From an optimization exercise on the open Yosys and OpenROAD flow, aimed at small area; shortcuts taken in it are not production practice. Function not checked in this run: the RTL went through the layout flow alone. Power and IR drop assume default switching activity.

`design/flow/config.mk`:
```
export PLATFORM = sky130hd
export DESIGN_NAME = APB
export DESIGN_NICKNAME = APB
export VERILOG_FILES = /design/flow/design.v
export SDC_FILE = /design/flow/constraint.sdc
export NUM_CORES = 4
export LEC_CHECK = 0
export CAP_MARGIN = 20
export CORE_MARGIN = 2
export CORE_UTILIZATION = 40
export SLEW_MARGIN = 20
```
`design/flow/constraint.sdc`:
```
create_clock -name core_clock -period 10.0 [get_ports {PCLK}]
set_input_delay 2.0000 -clock core_clock [delete_from_list [all_inputs] [get_ports {PCLK}]]
set_output_delay 2.0000 -clock core_clock [all_outputs]
set_load 0.01 [all_outputs]
```
`design/flow/design.v`:
```
module transmitter(tx_en, data, clk, rst, arst_n, done, busy, tx);
input tx_en, rst, arst_n, clk;
input [7:0] data;
output reg done, busy, tx;
reg bit_select;
reg [13:0] counter;
reg [9:0] shift_reg;
reg [3:0] bit_counter;
always @(posedge clk or negedge arst_n) begin
    if (!arst_n) begin
        counter  <= 14'd0;
        bit_select <= 1'b0;
    end 
    else if (rst) begin
        counter  <= 14'd0;
        bit_select <= 1'b0;
    end 
    else begin
        if (counter == 14'd10416) begin  
            counter  <= 14'd0;
            bit_select <= 1'b1;
        end 
        else begin
            counter <= counter + 14'd1;
            bit_select <= 1'b0;
        end
    end
end
always @(posedge clk or negedge arst_n) begin 
    if (~arst_n) begin
        bit_counter <= 0;
        shift_reg   <= 0;
        busy        <= 0;
        done        <= 0;
    end
    else if (rst) begin
        bit_counter <= 0;
        shift_reg   <= 0; 
        busy        <= 0;
        done        <= 0;
    end
    else begin 
        if (tx_en && ~done) begin  
            bit_counter <= 0;
            shift_reg   <= {1'b1, data , 1'b0};
            busy        <= 1;
        end 
        else if (busy && bit_select) begin 
            if (bit_counter == 4'd9) begin 
                bit_counter <= 0;
                busy <= 0;
                done <= 1;  
            end 
            else begin
                bit_counter <= bit_counter + 1;
                shift_reg <= shift_reg >> 1;   
            end
        end
    end
end
always @(posedge clk or negedge arst_n) begin 
    if (~arst_n)
        tx <= 1;
    else if (rst) 
        tx <= 1;
    else begin 
        if (busy)
            case (bit_counter[3:0])
                4'd0 : tx <= 0;  
                4'd1, 4'd2, 4'd3, 4'd4, 4'd5, 4'd6, 4'd7, 4'd8 :  tx <= shift_reg [0];
                4'd9 : tx <= 1;  
                default : tx <= 1;  
            endcase
    end
end
endmodule 
module receiver(RX, rx_en, clk, rst, arst_n, done, err, data, busy);
parameter IDLE  = 3'b000;
parameter START = 3'b001;
parameter DATA  = 3'b010;
parameter ERR   = 3'b011;
parameter DONE  = 3'b100;
parameter DIVISOR = 10416; 
input RX, rx_en, clk, rst, arst_n;
output reg done, busy, err;
output reg [7:0] data;
reg Edge_detec;
reg RX_prev;
reg [13:0] counter ;  
reg baud_tick;
reg [3:0] bit_counter;  
reg [2:0] cs, ns;
reg [14:0] start_count;  
always @(posedge clk or negedge arst_n) begin 
    if(~arst_n) 
        cs <= IDLE;
    else if(rst)
        cs <= IDLE;
    else  
        cs <= ns;
end
always @(posedge clk or negedge arst_n) begin
    if (!arst_n) begin
        start_count <= 0;
    end 
    else if (rst) begin
        start_count <= 0;
    end 
    else if (cs == IDLE && ns == START) begin
    start_count <= (DIVISOR >> 1);  
    end
    else if (cs == START && start_count > 0) begin
        start_count <= start_count - 1;  
    end 
end
always @(*) begin
    case (cs)
        IDLE : begin
            if (rst) ns = IDLE;
            else if(Edge_detec && rx_en) ns = START;
            else ns = IDLE;
        end
        START : if(start_count == 0) ns = DATA;
                else ns = START;
        DATA : if (bit_counter == 4'd8 && baud_tick) begin
                   if (RX == 1) ns = DONE;    
                   else ns = ERR;             
               end 
               else ns = DATA;
        DONE  : ns = IDLE;
        ERR   : ns = IDLE;
        default : ns = IDLE;
    endcase
end
always @(posedge clk or negedge arst_n) begin 
    if (~arst_n) begin
        Edge_detec <= 0;
        RX_prev <= 1;    
    end
    else if(rst) begin 
        Edge_detec <= 0;
        RX_prev <= 1; 
    end
    else begin 
        RX_prev <= RX;
        Edge_detec <= (RX_prev == 1 && RX ==0);  
    end
end
always @(posedge clk or negedge arst_n) begin 
    if(~arst_n) begin
        counter <= 14'b0;
        baud_tick <= 0;
    end
    else if (rst) begin
        counter <= 14'b0;
        baud_tick <= 0;
    end
    else if(cs == DATA) begin 
        if (counter == 0) begin
            counter <= DIVISOR - 1;  
            baud_tick <= 1;  
        end
        else begin 
            counter <= counter - 1;
            baud_tick <= 0;
        end
    end
    else begin 
        counter <= DIVISOR -1;  
        baud_tick <= 0;
    end 
end
always @(posedge clk or negedge arst_n) begin 
    if(~arst_n) begin
        bit_counter <= 4'b0;
        data <= 8'b0;
    end
    else if(rst) begin
        bit_counter <= 4'b0;
        data <= 8'b0;
    end
    else if(cs == DATA && baud_tick) begin
        if (bit_counter < 4'd8) begin  
             data <= {RX, data[7:1]};
             bit_counter <= bit_counter + 1;
        end
    end
    else if (cs == IDLE) begin
        bit_counter <= 0;
    end
end
always @(posedge clk or negedge arst_n) begin
    if (!arst_n) begin
        busy <= 0;
        done <= 0;
        err  <= 0;
    end 
    else if (rst) begin
        busy <= 0;
        done <= 0;
        err  <= 0;
    end 
    else if(cs == IDLE) begin
        busy <= 0;
    end
    else begin
        busy <= (cs == START || cs == DATA);
        done <= (cs == DONE);
        err  <= (cs == ERR);
    end
end
endmodule
module APB(
    PCLK, PRESETn, PADDR, PSEL, PENABLE, PWRITE, PWDATA, PRDATA, PREADY
);
parameter IDLE  = 2'b00;
parameter WRITE = 2'b01;
parameter READ  = 2'b10;
input  PCLK;               
input  PRESETn;            
input  [31:0] PADDR;       
input  PSEL;               
input  PENABLE;            
input  PWRITE;             
input  [31:0] PWDATA;      
output reg [31:0] PRDATA;  
output reg PREADY;         
reg [1:0] cs, ns;
wire tx;
reg [31:0] CTRL_REG ;    
wire [31:0] STATS_REG;    
reg [31:0] TX_DATA;      
wire [31:0] RX_DATA;      
wire rx_busy, rx_done, rx_err;
wire tx_busy, tx_done;
wire [7:0] rx_data;
transmitter TX(
   .clk(PCLK),
   .arst_n(PRESETn),
   .rst(CTRL_REG[2]),
   .tx_en(CTRL_REG[3]),
   .busy(tx_busy),
   .done(tx_done),
   .data(TX_DATA[7:0]),
   .tx(tx)
);
receiver RX(
   .clk(PCLK),
   .arst_n(PRESETn),
   .rx_en(CTRL_REG[0]), 
   .rst(CTRL_REG[1]),
   .busy(rx_busy),
   .done(rx_done),
   .err(rx_err),
   .data(rx_data),
   .RX(tx)
);
assign STATS_REG[31:5] = 'b0;
assign STATS_REG[0] = tx_busy;
assign STATS_REG[1] = tx_done;
assign STATS_REG[2] = rx_busy;
assign STATS_REG[3] = rx_done;
assign STATS_REG[4] = rx_err;
assign RX_DATA [31:8] = 'b0;
assign RX_DATA[7:0] = rx_data;
always @(posedge PCLK or negedge PRESETn) begin 
    if (~PRESETn)
        cs <= IDLE;
    else  
        cs <= ns;
end
always @(*) begin 
    ns = cs;
    PREADY = 0;
    case (cs)
        IDLE: begin
            PREADY = 0;
            if (PENABLE && PSEL && PWRITE) 
                ns = WRITE;
            else if (PENABLE && PSEL && !PWRITE)
                ns = READ;
        end
        WRITE: begin
            ns = IDLE;
            PREADY = 1;
        end
        READ : begin
            ns = IDLE;
            PREADY = 1;
        end
        default : ns = IDLE;
    endcase
end
always @(posedge PCLK or negedge PRESETn) begin
    if (~PRESETn) begin
        CTRL_REG <= 0;
        TX_DATA  <= 0;
        PRDATA   <= 0;
    end else begin
        case (cs)
            WRITE: begin
                case (PADDR)
                    32'd0: CTRL_REG <= PWDATA;
                    32'd2: TX_DATA  <= PWDATA;
                endcase
            end
        endcase
        if (cs == IDLE && PENABLE && PSEL && !PWRITE) begin
                case (PADDR)
                    32'd0: PRDATA <= CTRL_REG;
                    32'd1: PRDATA <= STATS_REG;
                    32'd2: PRDATA <= TX_DATA;
                    32'd3: PRDATA <= RX_DATA;
                endcase
        end
    end
end
endmodule
```
`design/flow/run.sh`:
```
#!/bin/bash
# synth_recipe.tcl (not shown) runs the flow's synth.tcl, then flattens the netlist and writes it again
# the make line also repeats each setting of config.mk as NAME=value (left out here)
make -C /OpenROAD-flow-scripts/flow DESIGN_CONFIG=/design/flow/config.mk WORK_HOME=/design/flow/orfs CLKGATE_MAP_FILE= SYNTH_SCRIPT=/design/flow/synth_recipe.tcl finish
```
==> impl_metrics.env <==
export IMPL_synth_ff_type="dfrtp_1"
export IMPL_yosys_cell_types_count=63
export IMPL_cts_tree="built"
export IMPL_async_flop_share=1.00
export IMPL_crit_buf_inv=3
export IMPL_post_place_ws_ns=4.79
export IMPL_clk_path_buf_depth=2
export IMPL_fillers=1826
export IMPL_reg2reg_from="cs[1]"
export IMPL_ff2ff_path_depth=6
export IMPL_postRouteAntennaNets=0
export IMPL_grt_overflow=0
export IMPL_crit_type="in2reg"
export IMPL_syn_to_final_growth_pct=22.5
export IMPL_drt_pass1_iterations=5
export IMPL_final_cell_mix="178 x dfrtp_1, 99 x clkdlybuf4s50_1, 72 x mux2_2"
export IMPL_synth_avg_cell_area_um2=11.9
export IMPL_power_density_nw_per_um2=147
export IMPL_p_leak_nw=4.69
export IMPL_status="complete, no violations"
export IMPL_path_delay_family="simple AND/OR/NAND/NOR gates"
export IMPL_irDropWorstVdd_mv=0.0827
export IMPL_rows=53
export IMPL_crit_start="PADDR[0]"
export IMPL_synth_edf_count=0
export IMPL_antenna_cells=0
export IMPL_syn_area_um2=8470
export IMPL_drtIter0Drc=281
export IMPL_max_cap_violations=0
export IMPL_hold_path_startpoint="RX.RX_prev"
export IMPL_finalCritPeriodShare=0.472
export IMPL_rsz0062_at_grt="false"
export IMPL_fmax_mhz=212
export IMPL_grt_pass1_vias=6102
export IMPL_synth_nets=790
export IMPL_dieWidth_um=150
export IMPL_post_cts_buffers=0
export IMPL_clk_pin_slew_ns=0.07
export IMPL_grt_usage=0.172
export IMPL_h_tree_depth=4
export IMPL_min_to="RX.Edge_detec"
export IMPL_reg2reg_to="TX_DATA[12]"
export IMPL_largestRegisters="CTRL_REG: 32 flops, PRDATA: 32 flops, TX_DATA: 32 flops"
export IMPL_start_util=0.406
export IMPL_post_cts_resized=0
export IMPL_cp_max_fo=35
export IMPL_ys_ff_latch=180
export IMPL_worst_endpoint_required_ns=10.31
export IMPL_start_kind="primary input"
export IMPL_report_final_slew_viol_count=0
export IMPL_cp_slowest_cell="nor4_4"
export IMPL_ioPinCount=102
export IMPL_cpPeakStageDelay_ns=0.80
export IMPL_crit_top_cell="buf_4"
export IMPL_hold_viol=0
export IMPL_fin_ws_ns=5.28
export IMPL_root_buffer="clkbuf_16"
export IMPL_grt_pass1_wl_um=30700
export IMPL_yosys_warnings=3
export IMPL_drive_above_1_share=0.186
export IMPL_port_buffers=101
export IMPL_hold_slack_ns=0.462
export IMPL_core_um2=20900
export IMPL_routabilityCongestion=0.796
export IMPL_worst_setup_path_end_kind="flop"
export IMPL_arrival_ns=5.03
export IMPL_die_y_um=150
export IMPL_nets=888
export IMPL_drc=0
export IMPL_grt_max_degree=102
export IMPL_antenna_found_initial=0
export IMPL_whs_path_depth=2
export IMPL_crit_chain="clkdlybuf4s50_1 -> buf_4 -> nor2_1 -> nand2_1 -> nor4_4 -> buf_4 -> mux2_2"
export IMPL_clkLatencyLatePin_ns=0.43
export IMPL_min_period_ns=4.72
export IMPL_setup_tns_ns=0
export IMPL_utilization=0.497
export IMPL_synth_seq_area_share=0.532
export IMPL_netlist_instances=712
export IMPL_wire_per_inst_um=17.0
export IMPL_die_area_um2=22400
export IMPL_relSlewSlack=0.311
export IMPL_routed_via_density=5.33
export IMPL_worst_pin_slew_ns=1.03
export IMPL_hold_path_class="reg2reg"
export IMPL_final_common_cell="dfrtp_1"
export IMPL_postCtsHoldBufs=0
export IMPL_reg2reg_slack_ns=7.45
## power breakdown
part / switching, mW / leakage (nW) / internal, mW
Sequential: 0.00163 / 2.44 / 0.730
Clock: 0.293 / 0.302 / 0.422
Combinational: 0.0383 / 1.95 / 0.0371
Total: 0.333 / 4.69 / 1.19
## worst reg2reg max path, stage by stage, from the launching register on
cell      delay (ns)
dfrtp_1         0.38
inv_1           0.08
ha_1            0.19
nand3b_1        0.14
nor4_4          0.82
buf_4           0.45
mux2_2          0.38
## cells in the mapped netlist, types with 3 or more instances
| cell | n | area (µm²) |
|---|---|---|
| o21ai_0 | 20 | 100 |
| dfrtp_1 | 178 | 4450 |
| clkbuf_1 | 17 | 63.8 |
| buf_2 | 8 | 40.0 |
| nor4_1 | 10 | 62.6 |
| a21oi_1 | 23 | 115 |
| a22o_1 | 12 | 105 |
| a211oi_1 | 3 | 22.5 |
| ha_1 | 9 | 113 |
| a21boi_0 | 3 | 22.5 |
| nor4_2 | 5 | 62.6 |
| mux2_2 | 72 | 811 |
| nor2b_1 | 8 | 50.1 |
| xor2_1 | 11 | 96.3 |
| a221oi_1 | 6 | 52.6 |
| mux2i_1 | 28 | 280 |
| a31oi_1 | 6 | 37.5 |
| or2_2 | 3 | 18.8 |
| xnor2_1 | 13 | 114 |
| a2bb2oi_1 | 8 | 70.1 |
| nand2b_1 | 4 | 25.0 |
| nor3_1 | 17 | 85.1 |
| nand4b_1 | 3 | 26.3 |
| nor2_1 | 64 | 240 |
| or3_1 | 3 | 18.8 |
| nor4b_1 | 3 | 26.3 |
| o41ai_1 | 7 | 61.3 |
| nand2_1 | 32 | 120 |
| or4_1 | 8 | 60.1 |
| nand4_1 | 11 | 68.8 |
| nand3b_1 | 5 | 37.5 |
| a32o_1 | 3 | 30.0 |
| nor4_4 | 3 | 63.8 |
| mux2_1 | 5 | 56.3 |
| nand3_1 | 14 | 70.1 |
| inv_1 | 25 | 93.8 |
| mux2_4 | 20 | 300 |
| nor3b_1 | 3 | 22.5 |
| o31ai_1 | 6 | 45.0 |
## cells by family (layout without fill, tap and decap cells)
kind of cell | count (synthesis) | count (layout) | share of synthesized area
xor+xnor | 24 | 24 | 0.0248
buf+inv | 54 | 165 | 0.0269
mux | 125 | 125 | 0.171
compound gates | 110 | 110 | 0.0914
simple gates | 210 | 210 | 0.141
fa+ha+maj | 9 | 9 | 0.0133
flops | 180 | 180 | 0.532
## worst max-delay path by stage
stage	endpoint	slack (ns)	depth (start not counted)
final	CTRL_REG[0]	5.28	7
after global placement	CTRL_REG[29]	4.94	7
after global routing	CTRL_REG[30]	5.10	7
after detailed placement	CTRL_REG[30]	4.79	7
after floorplan	PRDATA[11]	6.24	5
after CTS	CTRL_REG[30]	5.24	7
## area by class of cell
| class | count | area, µm² | area share |
|---|---|---|---|
| clock buffer | 18 | 429 | 0.0413 |
| clock inverter | 14 | 198 | 0.0190 |
| inverter | 25 | 93.8 | 0.00904 |
| multi-input combinational | 478 | 3740 | 0.360 |
| sequential | 180 | 4510 | 0.434 |
| tap | 275 | 344 | 0.0331 |
| timing repair buffer | 108 | 1070 | 0.103 |
## through the flow
step	cells	area (µm²)	power, mW
6_report	1098	10400	1.52
5_1_grt	1098	10400	1.57
4_1_cts	1097	10400	1.53
3_5_place_dp	1065	9740	0.822
3_3_place_gp	1065	9740	0.820
2_1_floorplan	712	8470	0.767
## routing by layer
| layer | track usage | up-vias | wire, µm | part of all wire |
|---|---|---|---|---|
| met1 | 0.232 | 2916 | 8860 | 0.47 |
| li1 | - | 2810 | - | - |
| met3 | 0.0290 | 17 | 691 | 0.037 |
| met2 | 0.284 | 114 | 8910 | 0.48 |
| met5 | 0 | - | 0 | 0 |
| met4 | 0.0533 | 0 | 242 | 0.013 |
==> images/detail.png <==
The bar under the picture is 10 µm long. Window x 60 to 90, y 60 to 90 µm. Cells in grey, sequential cells in the stronger grey; small squares are vias.
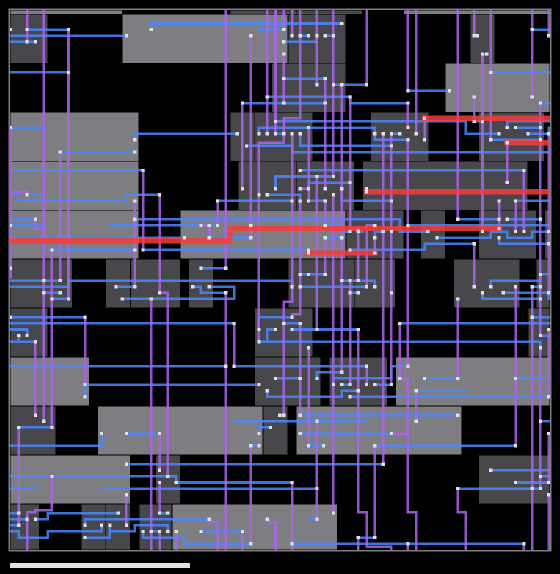
| layer | colour |
|---|---|
| metal 1 | blue |
| metal 2 | purple |
| metal 3 | red |
sequential cells in the window: 11
most frequent: dfrtp_1 (11)
netlist names of flops here include: CTRL_REG (3), RX.data (3), PRDATA (2)
cells with their middle in the window: 44

==> images/clocks.png <==
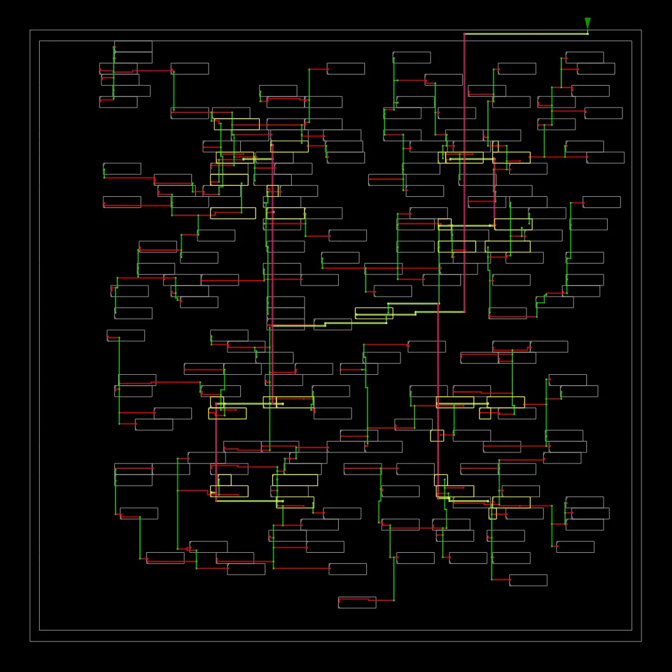
final clock skew: 0.00641 ns
CTS buffer count: 17
# clk buffers: 18
Clock group: 715 µW
clock sinks: 180

==> images/layer_met1.png <==
Supply wires on this layer in grey.
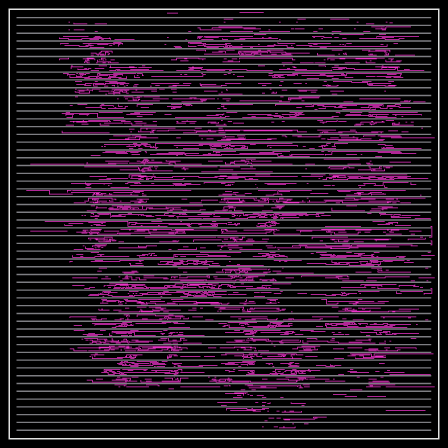
longest straight run: 47.8 µm
wire length on this layer: 8860 µm
nets with wire on the layer: 804
share of all routed wire: 47%
main direction: horizontal
Global Route met1 Usage: 0.232
WL final: 18700 µm
Vias: 5857

==> images/layer_met4.png <==
The bar under the picture is 50 µm long. Supply wires on this layer in grey. Cells faint in the background.
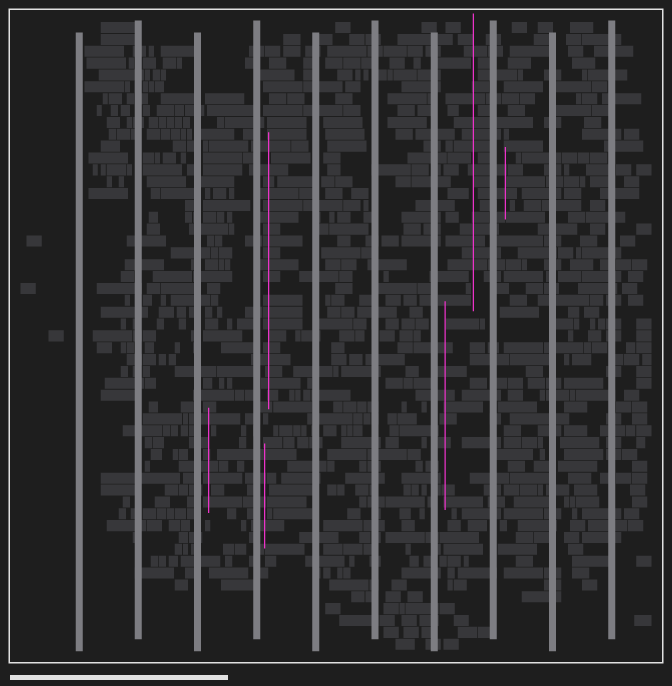
main direction: vertical
wire length on this layer: 243 µm
nets with wire on the layer: 3

[re-timing with driven ports]
The flow's constraints put no driver on any port. The routed layout listed below was extracted and timed again, unchanged, in two steps.
Step 1 assumes that a clkbuf_16 drives the clock port and a buf_2 every other input.
Step 2, shift: input delay + t, output delay - t, t = (earliest + latest rising clock arrival at the registers) / 2. This alone moves slack from input paths to output paths.
Three values: no drivers, after step 1, after step 2; two values: the first two.
t (ns): 0.465
setup WS [ns]: 5.280 / 5.298 / 4.833
worst data-port slew with drivers (ns): 0.05
After both steps setup and hold are still met in this run. For this run, drivers alone change the setup slack by +0.018 ns; drivers and shift together by -0.447 ns.
